Source: an optimization exercise on an open RTL-to-GDS flow (aim: small area, a short achievable clock period and few clock cycles per item). Production flows keep margins and buffers that such runs may drop.
Function was checked by simulation only, so behaviour that the tests miss may differ from the original.
Not every run is shown, and edits may drop behaviour that the tests do not exercise.

## design/flow/config.mk

```make
export PLATFORM = sky130hd
export DESIGN_NAME = fir_core
export DESIGN_NICKNAME = fir_core
export VERILOG_FILES = /design/flow/design.v
export SDC_FILE = /design/flow/constraint.sdc
export NUM_CORES = 4
export LEC_CHECK = 0
export CAP_MARGIN = 20
export CORE_MARGIN = 2
export CORE_UTILIZATION = 40
export SLEW_MARGIN = 20
```

## design/flow/constraint.sdc

```tcl
create_clock -name core_clock -period 15.0 [get_ports {clk}]
set_input_delay 3.0000 -clock core_clock [delete_from_list [all_inputs] [get_ports {clk}]]
set_output_delay 3.0000 -clock core_clock [all_outputs]
set_load 0.01 [all_outputs]
```

## design/flow/design.v

```verilog
module fir_cmem(
   input clk,
   input WEN,                     
   input [5:0] WA,                
   input [15:0] D,                
   input [5:0] RA,                
   output [15:0] Q                
);
   reg [15:0] mem [0:63];
   always @(posedge clk) begin
      if (WEN) begin
         mem[WA] <= D;
      end
   end
   assign Q = mem[RA];
endmodule
module fir_shift_imem (
	input wire clk,
	input wire rstn,
	input wire shift,		 
	input wire [15:0] data_in,
	input wire [5:0] read_addr,	 
	output reg [15:0] data_out	 
);
	reg [15:0] imem[0:63];
	integer i;
	always @(posedge clk or negedge rstn) begin
		if (!rstn) begin
			for (i = 0; i < 64; i = i + 1) begin
				imem[i] <= 16'b0;
			end
		end else begin
			if (shift) begin
				for (i = 63; i > 0; i = i - 1) begin
					imem[i] <= imem[i-1];
				end
				imem[0] <= data_in;
			end
		end
	end
	always @(*) begin
		data_out = imem[read_addr];
	end
endmodule
module fir_alu (
    input clk,
    input rstn,                     
    input mac_en,                   
    input mac_last,                 
    input signed [15:0] x_in,       
    input signed [15:0] cmem_coef,  
    output reg [15:0] y_float       
);
    reg signed [37:0] acc_sum;           
    reg signed [37:0] fx_value;
    localparam SIGN_BIT_POSITION = 15;
    localparam EXPONENT_BITS = 5;
    localparam MANTISSA_BITS = 10;
    localparam EXPONENT_BIAS = 15;
    reg sign_bit;
    reg [4:0] exponent;
    reg [9:0] mantissa;
    reg [37:0] abs_value;
    reg [37:0] shifted_value;
    integer j;
    reg found;  
    always @(posedge clk or negedge rstn) begin
        if (!rstn) begin
            acc_sum <= 0;
            fx_value <= 0;
        end else if (mac_en) begin
	    if (mac_last) begin
		fx_value <= acc_sum + (x_in * cmem_coef);
		acc_sum <= 0;
	    end else begin
		acc_sum <= acc_sum + (x_in * cmem_coef);
	    end
        end
    end
    always @(*) begin
        begin
            sign_bit = 1'b0;
            abs_value = 38'd0;
            exponent = 5'd0;
            found = 1'b0;
            shifted_value = 38'd0;
            mantissa = 10'd0;
            if (fx_value == 0) begin
                y_float = 16'b0;
            end else begin
                sign_bit = fx_value[37];
                abs_value = fx_value[37] ? -fx_value : fx_value;  
                exponent = 0;
                found = 0;  
                for (j = 0; j < 38; j = j + 1) begin
                    if (abs_value[j] == 1'b1) begin
                        exponent = j;  
                        found = 1;
                    end
                end
                shifted_value = abs_value << (38 - exponent);
                mantissa = shifted_value[37:28];  
                exponent = exponent - 20 + 15;
                y_float = {sign_bit, exponent[4:0], mantissa[9:0]};
            end
        end
    end
endmodule
module fir_core(
	input clk,
	input rstn,	 
	input [15:0] din,  
	input valid_in,
	output wire in_ready,  
	input [5:0] caddr, 
	input [15:0] cin,  
	input cload,
	output wire [15:0] dout,  
	output reg valid_out
);
	wire [15:0] Q;			 
	wire [15:0] data_out;		 
	wire [15:0] y_float;		 
	reg  [5:0]  mac_counter;	 
	wire accept;
	reg state;
	localparam IDLE		= 1'b0,	 
		   PROCESS	= 1'b1;	 
	assign in_ready = (state == IDLE);
	assign accept = valid_in && in_ready;
	always @(posedge clk or negedge rstn) begin
		if (!rstn) begin
			mac_counter <= 0;
			valid_out <= 0;
			state <= IDLE;
		end else begin
			valid_out <= 0;
			case (state)
				IDLE: begin
					if (accept) begin
						state <= PROCESS;
						mac_counter <= 0;
					end
				end
				PROCESS: begin
					mac_counter <= mac_counter + 1;
					if (mac_counter == 63) begin
						state <= IDLE;
						valid_out <= 1;
					end
				end
			endcase
		end
	end
	assign dout = y_float;
	fir_cmem u_cmem (
		.clk(clk),
		.WEN(cload),
		.WA(caddr),
		.D(cin),
		.RA(mac_counter),
		.Q(Q)
	);
	fir_shift_imem u_imem (
		.clk(clk),
		.rstn(rstn),
		.shift(accept),
		.data_in(din),
		.read_addr(mac_counter),
		.data_out(data_out)
	);
	fir_alu u_alu (
		.clk(clk),
		.rstn(rstn),
		.mac_en(state == PROCESS),
		.mac_last(mac_counter == 63),
		.x_in(data_out),
		.cmem_coef(Q),
		.y_float(y_float)
	);
endmodule
```

## design/flow/run.sh

```bash
#!/bin/bash
# synth_recipe.tcl (not shown) runs the flow's synth.tcl, then flattens the netlist and writes it again
# the make line also repeats each setting of config.mk as NAME=value (left out here)
make -C /OpenROAD-flow-scripts/flow DESIGN_CONFIG=/design/flow/config.mk WORK_HOME=/design/flow/orfs CLKGATE_MAP_FILE= SYNTH_SCRIPT=/design/flow/synth_recipe.tcl finish
```

==> run notes, run 1 <==
status timing/DRC/antenna clean; Syn Area/Cell 11.3 µm²; Worst-Skew Late Latency 890 ps; Ys Warns 5; Setup Crit Path Kind flip-flop to flip-flop; Post-Syn Instances 9073; Via density 5.78; CTS tree done; final setup TNS 0 ps; Post-CTS Hold Fix Bufs 0; Critical Path AT 14080 ps; IO buf count 59; grt total ovfl 0; Final Max Slew Viols 0; initial antenna violation count 13; pin count of the biggest net entering global routing 228; Main synth FF type dfrtp_1; hold path depth 2; largest cells by area after synthesis edfxtp_1, dfrtp_1, nand2_1, mux4_2, fa_1; Initial DRT Pass Iterations 8; post-DP HPWL 204 mm; crit path to u_alu.acc_sum[37]; Routed Antenna Nets 0; CTS Buf Count 216; synth cell count leaders nand2_1, dfrtp_1, edfxtp_1, clkbuf_1, nor2_1; CP Capture Type flip-flop; critical path depth 43; post-synth top area share 30.0%; post-CTS setup repair buffer count 0; post-CTS sizing 0; period utilization 88.9%; worst hold start u_imem.imem[60][15]; post-synthesis compound-gate area fraction 7.51%; vias in the first global route 70900; sequential area share after synthesis 57.0%; FF-to-FF Start mac_counter[0]; GPL Wtd Cong 0.962; cell family with most CP delay adder cells; fmax 75.0 MHz; H-Tree Depth 4; Area Overhead vs Synth 12.1%; r2r setup slk 1660 ps; final std cells w/o fill 12600; XOR/XNOR Fraction of Synth Area 0.995%; Simple-Gate Fraction of Synth Area 16.4%; slowest CP cell dfrtp_4; CTS Root Cell clkbuf_16; Hold Path End u_imem.imem[61][15]; drt drc 0; RR Endpoint u_alu.acc_sum[37]; DP Area 108000 µm²; Worst Setup SP mac_counter[0]; share of layout cells above drive strength 1 13.2%; placed cells 12200; multiplexer share of the synthesized area 8.20%; die height 511 µm; Placeable Area 255000 µm²; most frequent cell after synthesis nand2_1; final worst slack 1660 ps; IO Pins 60; Final Critical Period 13340 ps; leading cell type in the layout, fill and taps excluded nand2_1; clock sinks 2132; main combinational cell family by area after synthesis simple AND/OR/NAND/NOR gates; Req. time, crit path 15740 ps; Layout Skew 88.3 ps; asr flop ratio synth 52.0%; HP Class flip-flop to flip-flop; Fin. Hold Viols 0; Layout fillers 23000; worst-case reg-to-reg path depth 43; Starting Density 40.3%; final net count 9517; Routed WL per cell 25.3 µm; row count 185; design area 115000 µm²; footprint of the multi-input gates 41200 µm²; CP startpoint kind flip-flop; FF+latch area 58500 µm²; Die W 511 µm; hold_ws 446 ps; most frequent cells in the layout nand2_1, dfrtp_1, edfxtp_1, mux4_2, inv_1; Tightest Pin Transition 1160 ps; first-pass GRT wire length 474 mm; Yosys cell types 108; # setup viols final 0; Slew headroom 22.8%; DRT iter0 DRCs 10300; max cap viols 0; Seq cells post-synth 2132; clock slew at the register clock pins of the worst setup and hold paths 60 ps; Crit path buffers/inverters 7; EDFF count, synth 1024
Testbench counts for the RTL of run 1, summed over its fixed seeds: cycles 133,128, items 2,048.
-- run 1: metal layers --
metal	vias to the layer above	wire length [µm]	track usage, %
met1	36900	132000	34.1
li1	31500	-	-
met2	3720	140000	36.3
met4	14	15000	10.1
met5	-	80	0
met3	795	32100	5.79
-- run 1: state kept, by name, summed over array words and instances (netlist names) --
| signal | count |
|---|---|
| mac_counter | 6 |
| u_imem.imem | 1024 |
| u_alu.acc_sum | 38 |
| u_cmem.mem | 1024 |
| u_alu.fx_value | 38 |
| state | 1 |
| valid_out | 1 |
-- run 1: layout make-up --
| cell class | count | area share (%) |
|---|---|---|
| repair buffers | 312 | 2.28 |
| clock buffers | 288 | 5.18 |
| diodes | 8 | 0.0174 |
| clock inverters | 111 | 1.17 |
| inverters | 330 | 1.08 |
| multi-input cells | 6092 | 35.8 |
| well taps | 3366 | 3.66 |
| flip-flops and latches | 2132 | 50.8 |
### Supply network, run 1

The bar under the picture is 200 µm long. Pins as bars on the die edge. Tap cells in gray.
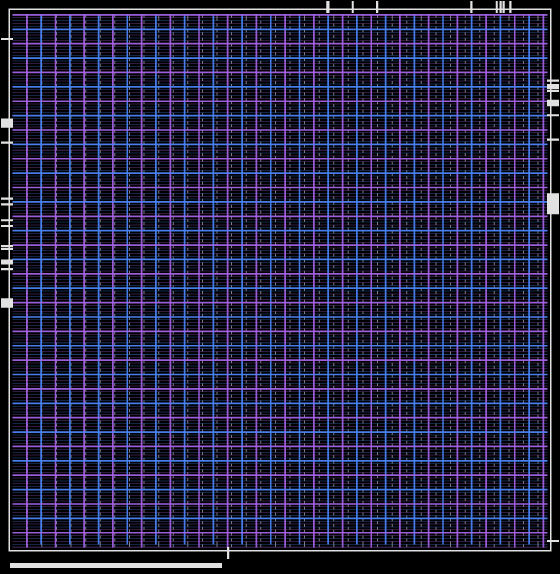
[purple] VSS
[blue] VDD
signal pins: 60
tap cells: 3366
met1 rails: 186

### Cells colored by class, run 1

The bar under the picture is 200 µm long.
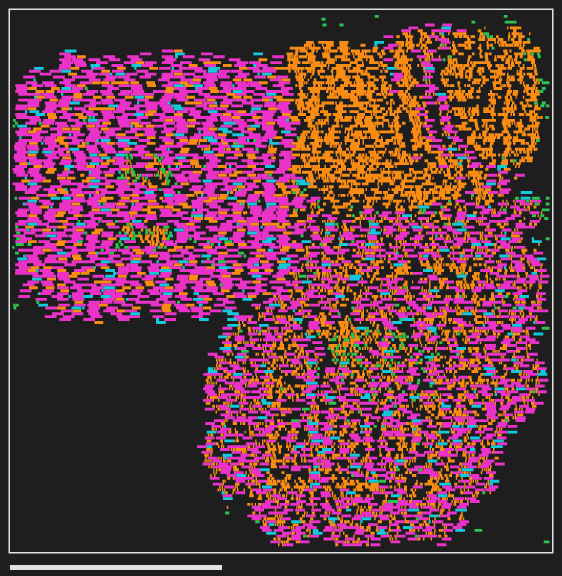
[cyan] clock drivers and dummy loads | cells: 399
[orange] combinational and other logic | cells: 6422
[magenta] flops | cells: 2132
[green] other buffers and delay cells | cells: 312

### Wiring by layer, run 1

Only two layers are drawn.
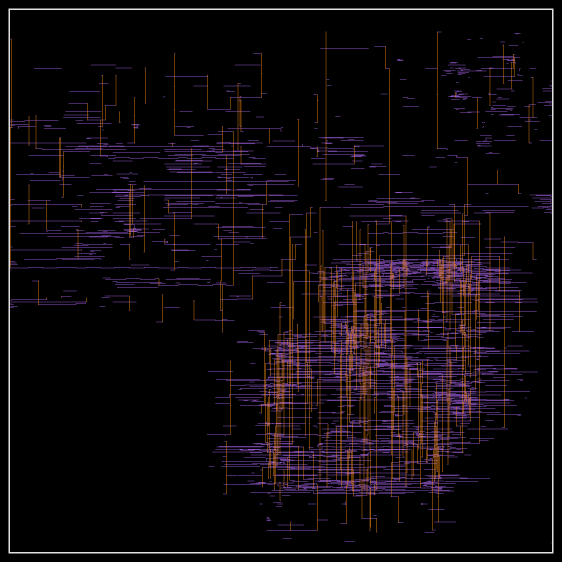
[orange] metal 4 | wire length: 15000 µm
[purple] metal 3 | wire length: 32.1 mm
Global Route Usage Sum: 24.3%
via count: 73000

### Clock network drawn from the DEF, run 1

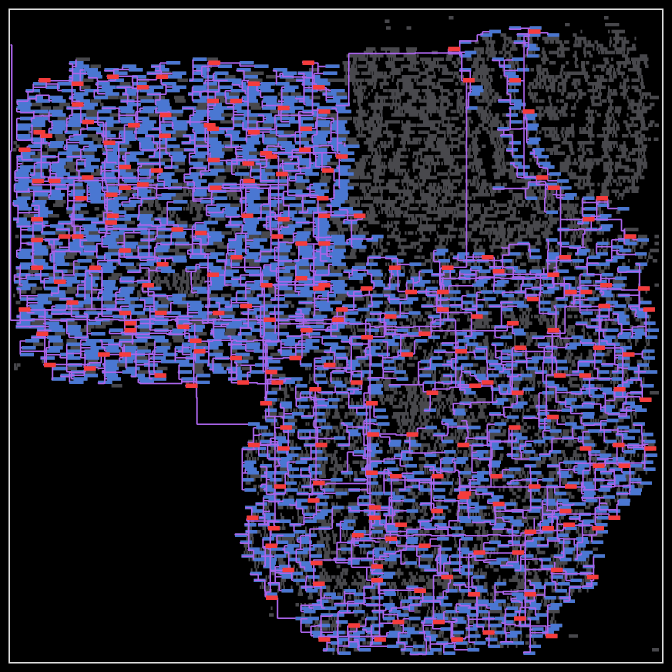
[blue] flip-flops | count: 2132
[red] clock drivers | count: 216
[purple] clock wires | length: 25.9 mm
routed clock nets: 217
flops lie: widely spread

## Run 2: large edit since run 1, in outline
design/flow/design.v: 181 -> 9961 lines; modules unchanged: 0
  fir_cmem: edited, 16 -> 19 lines
  pp2: new, 3 lines
  ppl: new, 3 lines
  pp3: new, 4 lines
  fir_shift_imem: edited, 28 -> 21 lines
  fa: new, 4 lines
  ha: new, 4 lines
  fir_alu_s1: new, 8101 lines
  fir_alu_s2: new, 1532 lines
  fir_alu_s3: new, 142 lines
  fir_alu_s4: new, 4 lines
  fir_alu_add: new, 6 lines
  fir_alu: edited, 64 -> 19 lines
  fir_core: edited, 73 -> 99 lines
==> module pp2 as of run 2 <==
module pp2(input one, input two, input neg, input [2:0] x, output [1:0] p);
	assign p = (({2{one}} & x[2:1]) | ({2{two}} & x[1:0])) ^ {2{neg}};
endmodule
==> module fir_alu_add as of run 2 <==
module fir_alu_add(input [37:0] opa, input [37:0] opb, output sign, output [37:0] mag);
  wire [37:0] s = opa + opb;
  wire [37:0] sm1 = opa + opb + 38'h3fffffffff;
  assign sign = s[37];
  assign mag = s[37] ? ~sm1 : s;
endmodule
==> module fir_cmem as of run 2 <==
module fir_cmem(
   input WEN,
   input [5:0] WA,
   input [15:0] D,
   output [63:0] WE,
   output [23:0] Q       
);
   genvar k, i;
   generate for (k = 0; k < 64; k = k + 1) begin : g_we
      assign WE[k] = WEN && (WA == k);
   end endgenerate
   wire [16:0] cc = {D, 1'b0};
   generate for (i = 0; i < 8; i = i + 1) begin : g_enc
      wire b0 = cc[2*i], b1 = cc[2*i+1], b2 = cc[2*i+2];
      assign Q[i] = b1 ^ b0;
      assign Q[8+i] = (b2 & ~b1 & ~b0) | (~b2 & b1 & b0);
      assign Q[16+i] = b2 & ~(b1 & b0);
   end endgenerate
endmodule
==> module fir_alu as of run 2 <==
module fir_alu (
  input sign,
  input [37:0] mag,
  output reg [15:0] y_float
);
  reg [37:0] shifted_value;
  reg [5:0] msb;
  reg [4:0] exponent;
  integer j;
  always @(*) begin
    msb = 6'd0;
    for (j = 0; j < 38; j = j + 1)
      if (mag[j]) msb = j;
    exponent = msb[4:0];
    shifted_value = mag << (6'd38 - {1'b0, exponent});
    if (mag == 38'd0) y_float = 16'd0;
    else y_float = {sign, exponent - 5'd5, shifted_value[37:28]};
  end
endmodule
==> module fir_alu_s4 as of run 2 <==
module fir_alu_s4(input [67:0] t3, output [37:0] opa, output [37:0] opb);
  assign opa = {1'b1,t3[66],t3[64],t3[62],t3[60],t3[58],t3[56],t3[54],t3[52],t3[50],t3[48],t3[46],t3[44],t3[42],t3[40],t3[38],t3[36],t3[34],t3[32],t3[30],t3[28],t3[27],t3[25],t3[23],t3[21],t3[20],t3[18],t3[16],t3[15],t3[13],t3[12],t3[11],t3[9],t3[7],t3[5],t3[3],t3[2],t3[0]};
  assign opb = {1'b0,t3[67],t3[65],t3[63],t3[61],t3[59],t3[57],t3[55],t3[53],t3[51],t3[49],t3[47],t3[45],t3[43],t3[41],t3[39],t3[37],t3[35],t3[33],t3[31],t3[29],1'b0,t3[26],t3[24],t3[22],1'b0,t3[19],t3[17],1'b0,t3[14],1'b0,1'b0,t3[10],t3[8],t3[6],t3[4],1'b0,t3[1]};
endmodule
==> module ppl as of run 2 <==
module ppl(input one, input two, input neg, input [1:0] x, output [1:0] p);
	assign p = (({2{one}} & x) | ({2{two}} & {x[0], 1'b0})) ^ {2{neg}};
endmodule
==> module fir_shift_imem as of run 2 <==
module fir_shift_imem (
	input [1023:0] x_flat,
	input [1535:0] c_flat,
	output [8703:0] pp
);
	genvar k, i, j;
	generate for (k = 0; k < 64; k = k + 1) begin : g_tap
		wire [16:0] x = {x_flat[16*k +: 16], 1'b0};	 
		wire [23:0] c = c_flat[24*k +: 24];
		for (i = 0; i < 8; i = i + 1) begin : g_dig
			ppl u0 (.one(c[i]), .two(c[8+i]), .neg(c[16+i]), .x(x[2:1]),
			        .p(pp[136*k + 17*i +: 2]));
			for (j = 2; j < 14; j = j + 2) begin : g_b
				pp2 u (.one(c[i]), .two(c[8+i]), .neg(c[16+i]), .x(x[j+2:j]),
				       .p(pp[136*k + 17*i + j +: 2]));
			end
			pp3 u3 (.one(c[i]), .two(c[8+i]), .neg(c[16+i]), .x(x[16:14]),
			        .p(pp[136*k + 17*i + 14 +: 3]));
		end
	end endgenerate
endmodule
==> module ha as of run 2 <==
module ha(input a, input b, output s, output co);
  assign s = a ^ b;
  assign co = a & b;
endmodule
==> module fir_core as of run 2 <==
module fir_core(
	input clk,
	input rstn,
	input [15:0] din,
	input valid_in,
	output wire in_ready,
	input [5:0] caddr,
	input [15:0] cin,
	input cload,
	output wire [15:0] dout,
	output wire valid_out
);
	localparam LAT = 5;
	reg ready_r;		 
	reg [LAT:0] vpipe;	 
	reg [15:0] din_r;
	reg cload_r;
	reg [5:0] caddr_r;
	reg [15:0] cin_r;
	reg [23:0] coef [0:63];	 
	reg [15:0] hist [1:63];	 
	wire [63:0] cwe;
	wire [23:0] cenc;
	wire [1023:0] x_flat;
	wire [1535:0] c_flat;
	wire [8703:0] pp;
	wire [511:0] ng;
	integer i;
	assign in_ready = ready_r;
	assign valid_out = vpipe[LAT];
	always @(posedge clk or negedge rstn) begin
		if (!rstn) begin
			ready_r <= 1'b0;
			vpipe <= 0;
		end else begin
			ready_r <= 1'b1;
			vpipe <= {vpipe[LAT-1:0], valid_in & ready_r};
		end
	end
	always @(posedge clk) begin
		din_r <= din;
		cload_r <= cload;
		caddr_r <= caddr;
		cin_r <= cin;
	end
	fir_cmem u_cmem (.WEN(cload_r), .WA(caddr_r), .D(cin_r), .WE(cwe), .Q(cenc));
	genvar k;
	generate for (k = 0; k < 64; k = k + 1) begin : g_c
		always @(posedge clk)
			if (cwe[k]) coef[k] <= cenc;
		assign c_flat[24*k +: 24] = coef[k];
	end endgenerate
	always @(posedge clk) begin
		if (!ready_r) begin
			for (i = 1; i < 64; i = i + 1)
				hist[i] <= 16'd0;
		end else if (vpipe[0]) begin
			for (i = 63; i > 1; i = i - 1)
				hist[i] <= hist[i-1];
			hist[1] <= din_r;
		end
	end
	assign x_flat[15:0] = din_r;
	generate for (k = 1; k < 64; k = k + 1) begin : g_x
		assign x_flat[16*k +: 16] = hist[k];
	end endgenerate
	fir_shift_imem u_pp (.x_flat(x_flat), .c_flat(c_flat), .pp(pp));
	generate for (k = 0; k < 64; k = k + 1) begin : g_ng
		assign ng[8*k +: 8] = coef[k][23:16];
	end endgenerate
	reg [1632:0] t1;
	wire [1632:0] t1_d;
	fir_alu_s1 u_s1 (.pp(pp), .ng(ng), .t1_d(t1_d));
	always @(posedge clk) t1 <= t1_d;
	reg [181:0] t2;
	wire [181:0] t2_d;
	fir_alu_s2 u_s2 (.t1(t1), .t2_d(t2_d));
	always @(posedge clk) t2 <= t2_d;
	reg [67:0] t3;
	wire [67:0] t3_d;
	fir_alu_s3 u_s3 (.t2(t2), .t3_d(t3_d));
	always @(posedge clk) t3 <= t3_d;
	wire [37:0] opa, opb;
	fir_alu_s4 u_s4 (.t3(t3), .opa(opa), .opb(opb));
	wire sign_d;
	wire [37:0] mag_d;
	reg sign_r;
	reg [37:0] mag_r;
	fir_alu_add u_add (.opa(opa), .opb(opb), .sign(sign_d), .mag(mag_d));
	always @(posedge clk) begin
		sign_r <= sign_d;
		mag_r <= mag_d;
	end
	wire [15:0] y_d;
	reg [15:0] y_r;
	fir_alu u_alu (.sign(sign_r), .mag(mag_r), .y_float(y_d));
	always @(posedge clk) y_r <= y_d;
	assign dout = y_r;
endmodule
==> module fir_alu_s3 as of run 2 <==
module fir_alu_s3(input [181:0] t2, output [67:0] t3_d);
  wire s9043,c9043,s9044,c9044,s9045,c9045,s9046,c9046,hs5,hc5,s9047,c9047,s9048,c9048,s9049,c9049,s9050,c9050,s9051,c9051,hs6,hc6,s9052,c9052,s9053,c9053,s9054,c9054,hs7,hc7,s9055,c9055,s9056,c9056,s9057,c9057,s9058,c9058,s9059,c9059;
  wire s9060,c9060,s9061,c9061,s9062,c9062,hs8,hc8,s9063,c9063,s9064,c9064,s9065,c9065,s9066,c9066,hs9,hc9,s9067,c9067,s9068,c9068,s9069,c9069,s9070,c9070,s9071,c9071,hs10,hc10,s9072,c9072,s9073,c9073,s9074,c9074,s9075,c9075,s9076,c9076;
  wire s9077,c9077,s9078,c9078,s9079,c9079,s9080,c9080,s9081,c9081,s9082,c9082,s9083,c9083,hs11,hc11,s9084,c9084,s9085,c9085,s9086,c9086,s9087,c9087,s9088,c9088,s9089,c9089,hs12,hc12,s9090,c9090,s9091,c9091,s9092,c9092,s9093,c9093,s9094,c9094;
  wire s9095,c9095,hs13,hc13,s9096,c9096,s9097,c9097,s9098,c9098,s9099,c9099,s9100,c9100,s9101,c9101,hs14,hc14,s9102,c9102,s9103,c9103,s9104,c9104,s9105,c9105,s9106,c9106,s9107,c9107,hs15,hc15,s9108,c9108,s9109,c9109,s9110,c9110,s9111,c9111;
  wire s9112,c9112,s9113,c9113,s9114,c9114,s9115,c9115,s9116,c9116,s9117,c9117,s9118,c9118,s9119,c9119,s9120,c9120,hs16,hc16,s9121,c9121,s9122,c9122,s9123,c9123,s9124,c9124,s9125,c9125,s9126,c9126,s9127,c9127,s9128,c9128,s9129,c9129,s9130,c9130;
  wire s9131,c9131,hs17,hc17,s9132,c9132,s9133,c9133,s9134,c9134,s9135,c9135,s9136,c9136,s9137,c9137,s9138,c9138,s9139,c9139,s9140,c9140,hs18,hc18,s9141,c9141,s9142,c9142,s9143,c9143,s9144,c9144,s9145,c9145,s9146,c9146,s9147,c9147,hs19,hc19;
  wire s9148,c9148,s9149,c9149,s9150,c9150,s9151,c9151,s9152,c9152,hs20,hc20,s9153,c9153,s9154,c9154,s9155,c9155,hs21,hc21,s9156,c9156,hs22,hc22;
  fa f9043(t2[11],t2[12],t2[13],s9043,c9043);
  fa f9044(t2[14],t2[15],t2[16],s9044,c9044);
  fa f9045(t2[17],c9043,s9044,s9045,c9045);
  fa f9046(t2[18],t2[19],t2[20],s9046,c9046);
  ha h5(c9044,s9046,hs5,hc5);
  fa f9047(t2[21],t2[22],t2[23],s9047,c9047);
  fa f9048(t2[24],t2[25],c9046,s9048,c9048);
  fa f9049(s9047,hc5,s9048,s9049,c9049);
  fa f9050(t2[26],t2[27],t2[28],s9050,c9050);
  fa f9051(t2[29],c9047,s9050,s9051,c9051);
  ha h6(c9048,s9051,hs6,hc6);
  fa f9052(t2[30],t2[31],t2[32],s9052,c9052);
  fa f9053(t2[33],t2[34],t2[35],s9053,c9053);
  fa f9054(c9050,s9052,s9053,s9054,c9054);
  ha h7(c9051,s9054,hs7,hc7);
  fa f9055(t2[36],t2[37],t2[38],s9055,c9055);
  fa f9056(t2[39],t2[40],c9052,s9056,c9056);
  fa f9057(c9053,s9055,s9056,s9057,c9057);
  fa f9058(c9054,hc7,s9057,s9058,c9058);
  fa f9059(t2[41],t2[42],t2[43],s9059,c9059);
  fa f9060(t2[44],t2[45],t2[46],s9060,c9060);
  fa f9061(t2[47],c9055,s9059,s9061,c9061);
  fa f9062(s9060,c9056,s9061,s9062,c9062);
  ha h8(c9057,s9062,hs8,hc8);
  fa f9063(t2[48],t2[49],t2[50],s9063,c9063);
  fa f9064(t2[51],t2[52],t2[53],s9064,c9064);
  fa f9065(c9059,c9060,s9063,s9065,c9065);
  fa f9066(s9064,c9061,s9065,s9066,c9066);
  ha h9(c9062,s9066,hs9,hc9);
  fa f9067(t2[54],t2[55],t2[56],s9067,c9067);
  fa f9068(t2[57],t2[58],t2[59],s9068,c9068);
  fa f9069(t2[60],t2[61],c9063,s9069,c9069);
  fa f9070(c9064,s9067,s9068,s9070,c9070);
  fa f9071(s9069,c9065,s9070,s9071,c9071);
  ha h10(c9066,s9071,hs10,hc10);
  fa f9072(t2[62],t2[63],t2[64],s9072,c9072);
  fa f9073(t2[65],t2[66],t2[67],s9073,c9073);
  fa f9074(t2[68],c9067,c9068,s9074,c9074);
  fa f9075(s9072,s9073,c9069,s9075,c9075);
  fa f9076(c9070,s9074,s9075,s9076,c9076);
  fa f9077(c9071,hc10,s9076,s9077,c9077);
  fa f9078(t2[69],t2[70],t2[71],s9078,c9078);
  fa f9079(t2[72],t2[73],t2[74],s9079,c9079);
  fa f9080(t2[75],t2[76],t2[77],s9080,c9080);
  fa f9081(c9072,c9073,s9078,s9081,c9081);
  fa f9082(s9079,s9080,c9074,s9082,c9082);
  fa f9083(s9081,c9075,s9082,s9083,c9083);
  ha h11(c9076,s9083,hs11,hc11);
  fa f9084(t2[78],t2[79],t2[80],s9084,c9084);
  fa f9085(t2[81],t2[82],t2[83],s9085,c9085);
  fa f9086(t2[84],t2[85],c9078,s9086,c9086);
  fa f9087(c9079,c9080,s9084,s9087,c9087);
  fa f9088(s9085,s9086,c9081,s9088,c9088);
  fa f9089(s9087,c9082,s9088,s9089,c9089);
  ha h12(c9083,s9089,hs12,hc12);
  fa f9090(t2[86],t2[87],t2[88],s9090,c9090);
  fa f9091(t2[89],t2[90],t2[91],s9091,c9091);
  fa f9092(t2[92],t2[93],c9084,s9092,c9092);
  fa f9093(c9085,s9090,s9091,s9093,c9093);
  fa f9094(c9086,s9092,c9087,s9094,c9094);
  fa f9095(s9093,c9088,s9094,s9095,c9095);
  ha h13(c9089,s9095,hs13,hc13);
  fa f9096(t2[94],t2[95],t2[96],s9096,c9096);
  fa f9097(t2[97],t2[98],t2[99],s9097,c9097);
  fa f9098(t2[100],t2[101],c9090,s9098,c9098);
  fa f9099(c9091,s9096,s9097,s9099,c9099);
  fa f9100(c9092,s9098,c9093,s9100,c9100);
  fa f9101(s9099,c9094,s9100,s9101,c9101);
  ha h14(c9095,s9101,hs14,hc14);
  fa f9102(t2[102],t2[103],t2[104],s9102,c9102);
  fa f9103(t2[105],t2[106],t2[107],s9103,c9103);
  fa f9104(t2[108],t2[109],c9096,s9104,c9104);
  fa f9105(c9097,s9102,s9103,s9105,c9105);
  fa f9106(c9098,s9104,c9099,s9106,c9106);
  fa f9107(s9105,c9100,s9106,s9107,c9107);
  ha h15(c9101,s9107,hs15,hc15);
  fa f9108(t2[110],t2[111],t2[112],s9108,c9108);
  fa f9109(t2[113],t2[114],t2[115],s9109,c9109);
  fa f9110(t2[116],t2[117],t2[118],s9110,c9110);
  fa f9111(c9102,c9103,s9108,s9111,c9111);
  fa f9112(s9109,s9110,c9104,s9112,c9112);
  fa f9113(c9105,s9111,s9112,s9113,c9113);
  fa f9114(c9106,s9113,c9107,s9114,c9114);
  fa f9115(t2[119],t2[120],t2[121],s9115,c9115);
  fa f9116(t2[122],t2[123],t2[124],s9116,c9116);
  fa f9117(t2[125],t2[126],c9108,s9117,c9117);
  fa f9118(c9109,c9110,s9115,s9118,c9118);
  fa f9119(s9116,s9117,c9111,s9119,c9119);
  fa f9120(s9118,c9112,s9119,s9120,c9120);
  ha h16(c9113,s9120,hs16,hc16);
  fa f9121(t2[127],t2[128],t2[129],s9121,c9121);
  fa f9122(t2[130],t2[131],t2[132],s9122,c9122);
  fa f9123(t2[133],c9115,c9116,s9123,c9123);
  fa f9124(s9121,s9122,c9117,s9124,c9124);
  fa f9125(c9118,s9123,s9124,s9125,c9125);
  fa f9126(c9119,s9125,c9120,s9126,c9126);
  fa f9127(t2[134],t2[135],t2[136],s9127,c9127);
  fa f9128(t2[137],t2[138],t2[139],s9128,c9128);
  fa f9129(t2[140],c9121,c9122,s9129,c9129);
  fa f9130(s9127,s9128,c9123,s9130,c9130);
  fa f9131(s9129,c9124,s9130,s9131,c9131);
  ha h17(c9125,s9131,hs17,hc17);
  fa f9132(t2[141],t2[142],t2[143],s9132,c9132);
  fa f9133(t2[144],t2[145],t2[146],s9133,c9133);
  fa f9134(c9127,c9128,s9132,s9134,c9134);
  fa f9135(s9133,c9129,s9134,s9135,c9135);
  fa f9136(c9130,s9135,c9131,s9136,c9136);
  fa f9137(t2[147],t2[148],t2[149],s9137,c9137);
  fa f9138(t2[150],t2[151],t2[152],s9138,c9138);
  fa f9139(c9132,c9133,s9137,s9139,c9139);
  fa f9140(s9138,c9134,s9139,s9140,c9140);
  ha h18(c9135,s9140,hs18,hc18);
  fa f9141(t2[153],t2[154],t2[155],s9141,c9141);
  fa f9142(t2[156],t2[157],c9137,s9142,c9142);
  fa f9143(c9138,s9141,s9142,s9143,c9143);
  fa f9144(c9139,s9143,c9140,s9144,c9144);
  fa f9145(t2[158],t2[159],t2[160],s9145,c9145);
  fa f9146(t2[161],t2[162],c9141,s9146,c9146);
  fa f9147(s9145,c9142,s9146,s9147,c9147);
  ha h19(c9143,s9147,hs19,hc19);
  fa f9148(t2[163],t2[164],t2[165],s9148,c9148);
  fa f9149(t2[166],c9145,s9148,s9149,c9149);
  fa f9150(c9146,s9149,c9147,s9150,c9150);
  fa f9151(t2[167],t2[168],t2[169],s9151,c9151);
  fa f9152(t2[170],c9148,s9151,s9152,c9152);
  ha h20(c9149,s9152,hs20,hc20);
  fa f9153(t2[171],t2[172],t2[173],s9153,c9153);
  fa f9154(c9151,s9153,c9152,s9154,c9154);
  fa f9155(t2[174],t2[175],t2[176],s9155,c9155);
  ha h21(c9153,s9155,hs21,hc21);
  fa f9156(t2[177],t2[178],c9155,s9156,c9156);
  ha h22(t2[179],t2[180],hs22,hc22);
  assign t3_d = {hc22,t2[181],c9156,hs22,s9156,hc21,c9154,hs21,s9154,hc20,c9150,hs20,s9150,hc19,c9144,hs19,s9144,hc18,c9136,hs18,s9136,hc17,c9126,hs17,s9126,hc16,c9114,hs16,s9114,hc15,hs15,hc14,hs14,hc13,hs13,hc12,hs12,hc11,c9077,hs11,s9077,hs10,hc9,hs9,hc8,hs8,c9058,s9058,hs7,hc6,hs6,c9049,s9049,c9045,hs5,s9045,s9043,t2[10],t2[9],t2[8],t2[7],t2[6],t2[5],t2[4],t2[3],t2[2],t2[1],t2[0]};
endmodule
==> module fa as of run 2 <==
module fa(input a, input b, input ci, output s, output co);
  assign s = a ^ b ^ ci;
  assign co = (a & b) | (a & ci) | (b & ci);
endmodule
==> module pp3 as of run 2 <==
module pp3(input one, input two, input neg, input [2:0] x, output [2:0] p);
	assign p[1:0] = (({2{one}} & x[2:1]) | ({2{two}} & x[1:0])) ^ {2{neg}};
	assign p[2] = ~(((one | two) & x[2]) ^ neg);
endmodule
--- a/design/flow/config.mk
+++ b/design/flow/config.mk
@@ -6,6 +6,11 @@
 export NUM_CORES = 4
 export LEC_CHECK = 0
-export CAP_MARGIN = 20
+export ABC_CLOCK_PERIOD_IN_PS = 3600
+export CAP_MARGIN = 40
+export CELL_PAD_IN_SITES_DETAIL_PLACEMENT = 1
+export CELL_PAD_IN_SITES_GLOBAL_PLACEMENT = 1
 export CORE_MARGIN = 2
-export CORE_UTILIZATION = 40
-export SLEW_MARGIN = 20
+export CORE_UTILIZATION = 35
+export SLEW_MARGIN = 50
+export SYNTH_HIERARCHICAL = 1
+export SYNTH_MINIMUM_KEEP_SIZE = 0
### Cells colored by class, run 2

The bar under the picture is 200 µm long.
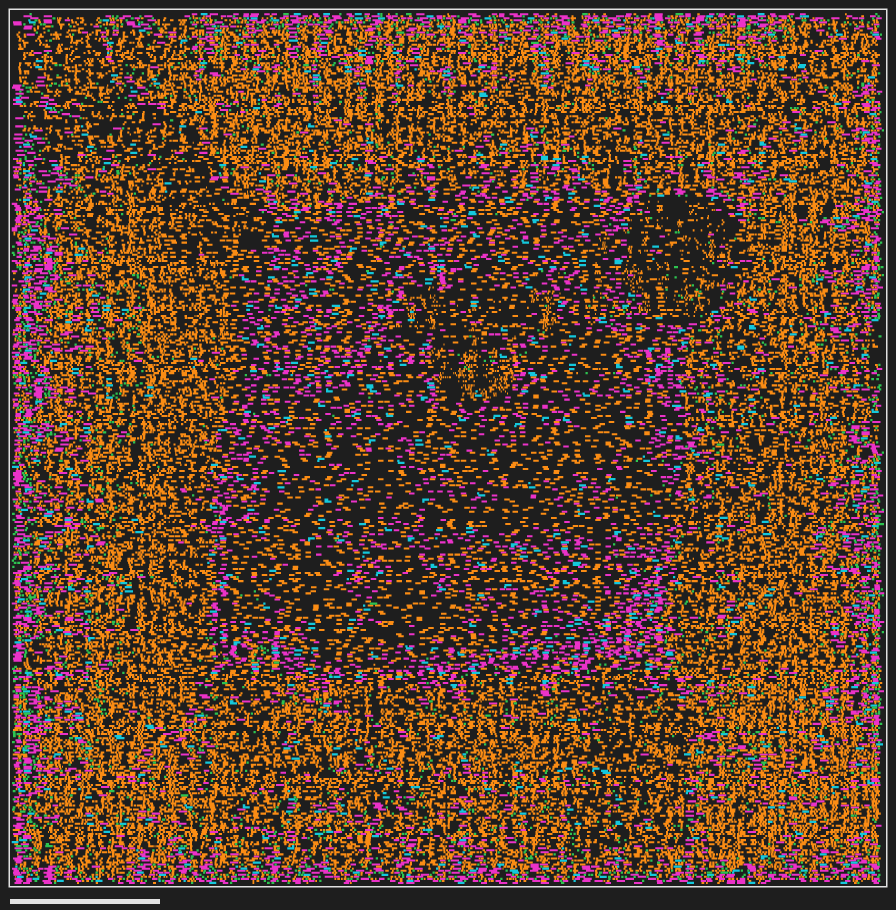
[green] other buffers and delay cells | cells: 2862
[magenta] flops | cells: 4528
[cyan] clock drivers and dummy loads | cells: 1180
[orange] combinational and other logic | cells: 29532

==> run notes, run 2 <==
fmax 175 MHz; footprint of the multi-input gates 355000 µm²; Req. time, crit path 12000 ps; row count 427; clk_buf instances 874; Top Registers t1 x1633, coef x1536, hist x1008; EDFF count, synth 1536; die height 1.17 mm; top sig layer met5; Max Fanout on Critical Path 37; Metal-1 WL 1340 mm; drt drc 0; met2 Use GR 70.4%; Tightest Pin Transition 1360 ps; first-pass GRT wire length 4500 mm; asr flop ratio synth 0.155%; Post-Syn Instances 36300; pin count of the biggest net entering global routing 149; met3 usage in global routing 20.4%; Global Route Usage Sum 51.8%; design area 532000 µm²; GR Layer Usage met1 64.4%; Starting Density 35.1%; DRT iter0 DRCs 62500; post-DP HPWL 3070 mm; post-synth top area share 38.6%; CTS Buf Count 639; placed cells 54800; slowest CP cell dfrtp_4; Tapcells 18000; cell family with most CP delay flip-flops; Final Max Slew Viols 0; GPL Wtd Cong 1.12; largest cells by area after synthesis fa_1, xnor2_1, dfxtp_1, a22oi_1, edfxtp_1; worst stage delay on the critical path 780 ps; DP Area 505000 µm²; Signal buffers 2862; dominant kind of cell by area multi-input combinational cells; max reg flops 1633; clock sinks 4528; final wirelength 3630 mm; synth cell count leaders fa_1, xnor2_1, a22oi_1, dfxtp_1, buf_4; Largest Register t1; final setup TNS 0 ps; Via density 6.70; period utilization 38.0%; fraction of area in multi-input gates 66.7%; RSZ-0062 raised after global routing false; mapped cell area 475000 µm²; routed length on met2 1440 mm; Area Overhead vs Synth 12.1%; CP startpoint kind flip-flop; Worst-Skew Late Latency 1310 ps; IO buf count 59; fraction of area in registers 20.0%; sequential area share after synthesis 22.3%; Crit path buffers/inverters 1; Main synth FF type dfxtp_1; CTS tree done; Post-CTS Hold Fix Bufs 0; most frequent cells in the layout fa_1, xnor2_1, a22oi_1, dfxtp_1, buf_4; share of layout cells above drive strength 1 17.3%; status timing/DRC/antenna clean; FF+latch area 107000 µm²; Antenna Cells 1011; clock slew at the register clock pins of the worst setup and hold paths 70 ps; HP Class flip-flop to flip-flop; Setup Crit Path Kind flip-flop to output port; IO Pins 60; max cap viols 0; critical-path cell list clkdlybuf4s50_1; final std cells w/o fill 57100; Critical Path AT 2700 ps; Final Critical Period 5700 ps; Layout Skew 117 ps; Syn Area/Cell 13.1 µm²; final net count 46800; Yosys cell types 104; H-Tree Depth 6; Seq cells post-synth 4528; CP Capture Type output port; Met3 Wirelength 465 mm; leading cell type in the layout, fill and taps excluded fa_1; initial antenna violation count 634; Layout fillers 140000; Initial DRT Pass Iterations 6; buffer share of cell area 4.38%; vias in the first global route 371000; FFs & Latches 4528; Die ar. 1370000 µm²; Signal inverters 36; post-CTS sizing 0; Die W 1.17 mm; Yosys top cell by area fa_1; grt total ovfl 0; via count 383000; multi-input gate count 29500; clk buf depth 5; hold_ws 341 ps; Most Crowded Layer GR met2; most frequent cell after synthesis fa_1; CTS Root Cell clkbuf_16; post-CTS setup repair buffer count 0; Ys Warns 10; Clock buf/inv share 4.13%; Placeable Area 1350000 µm²; Routed WL per cell 63.5 µm; Fin. Hold Viols 0; Routed Antenna Nets 0; # setup viols final 0; Slew headroom 9.28%
Testbench counts for the RTL of run 2, summed over its fixed seeds: cycles 2,096, items 2,048.
### Clock network drawn from the DEF, run 2

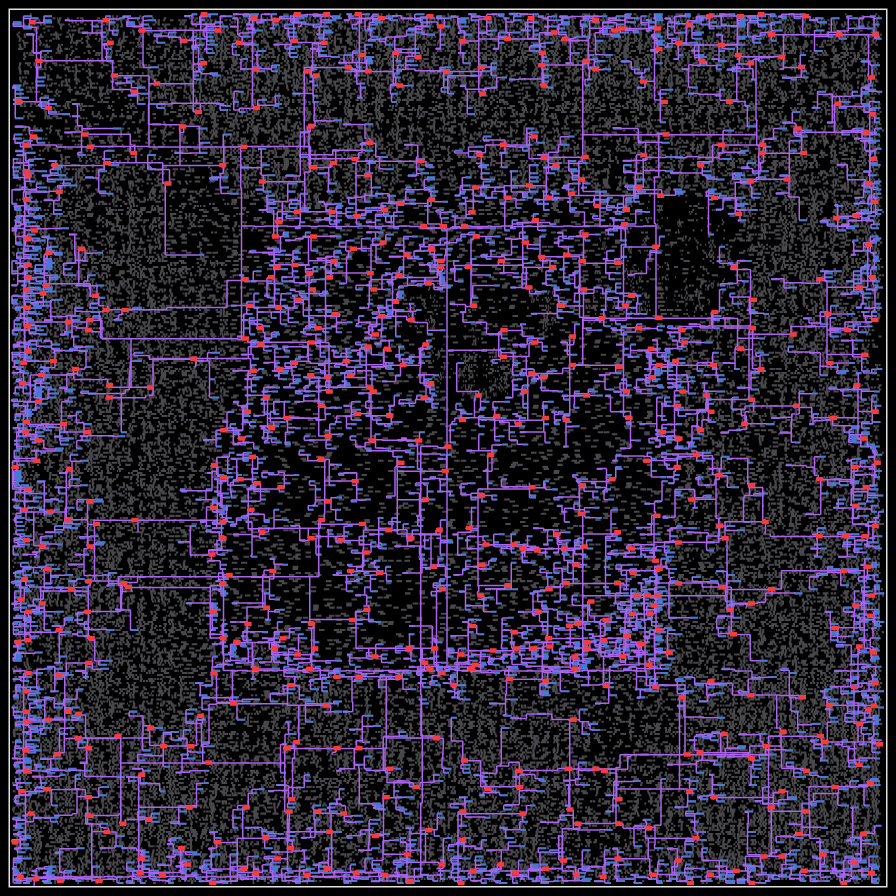
[blue] flip-flops | count: 4528
[purple] clock wires | length: 92.9 mm
[red] clock drivers | count: 639
flops lie: widely spread
routed clock nets: 640

run 2: metrics by stage:
step	setup WS [ps]	util, %
after global placement	9060	36.8
after global routing	9270	39.3
final	9300	39.4
after floorplan	10980	-
after CTS	9200	39.0
after detailed placement	9880	37.4
run 2: worst paths after layout:
check / startpoint / to / slack, ps / cells after the start
min: t1[1] / t2[1] / 340 / 0
max: ready_r / in_ready / 9300 / 1
max reg2reg: mag_r[14] / y_r[4] / 9650 / 15
min in group asynchronous: rstn / vpipe[0] / 2040 / 1
max in group asynchronous: rstn / ready_r / 12640 / 1
min reg2reg: t1[1] / t2[1] / 340 / 0
run 2: cell families (layout without fill, tap and decap cells):
kind of cell,count (synthesis),count (layout),synth area share (%)
adder cells (fa/ha/maj),9226,9226,38.8
flip-flops,4528,4528,22.3
buffers and inverters,2277,4078,3.41
AND/OR/NAND/NOR,1943,1943,2.20
multiplexers,1049,1049,2.29
AO/OA/AOI/OAI,8490,8490,14.7
other,5,1028,0.00396
XOR/XNOR,8771,8771,16.2

[static timing again, ports no longer ideal]
No port has a modelled driver above. Below, the same layouts with a new extraction and two added sets of constraints. Step 1, drivers: a clkbuf_16 drives clk and a buf_2 each remaining input, both assumed. Step 2 times the ports against the registers' clock, not the clock port: input delays grow and output delays shrink by t, the midpoint of the rising clock arrivals with the driver on. Slacks: ideal / step 1 / step 2; pairs: ideal / step 1.
| run | t, ns | setup WS [ns] | clock arrival spread, ns |
|---|---|---|---|
| run 1 | 0.939 | 1.663 / 1.663 / 1.663 | 0.100 / 0.100 |
| run 2 | 1.462 | 9.295 / 9.082 / 9.646 | 0.122 / 0.123 |
After both steps every run listed still meets setup and hold.
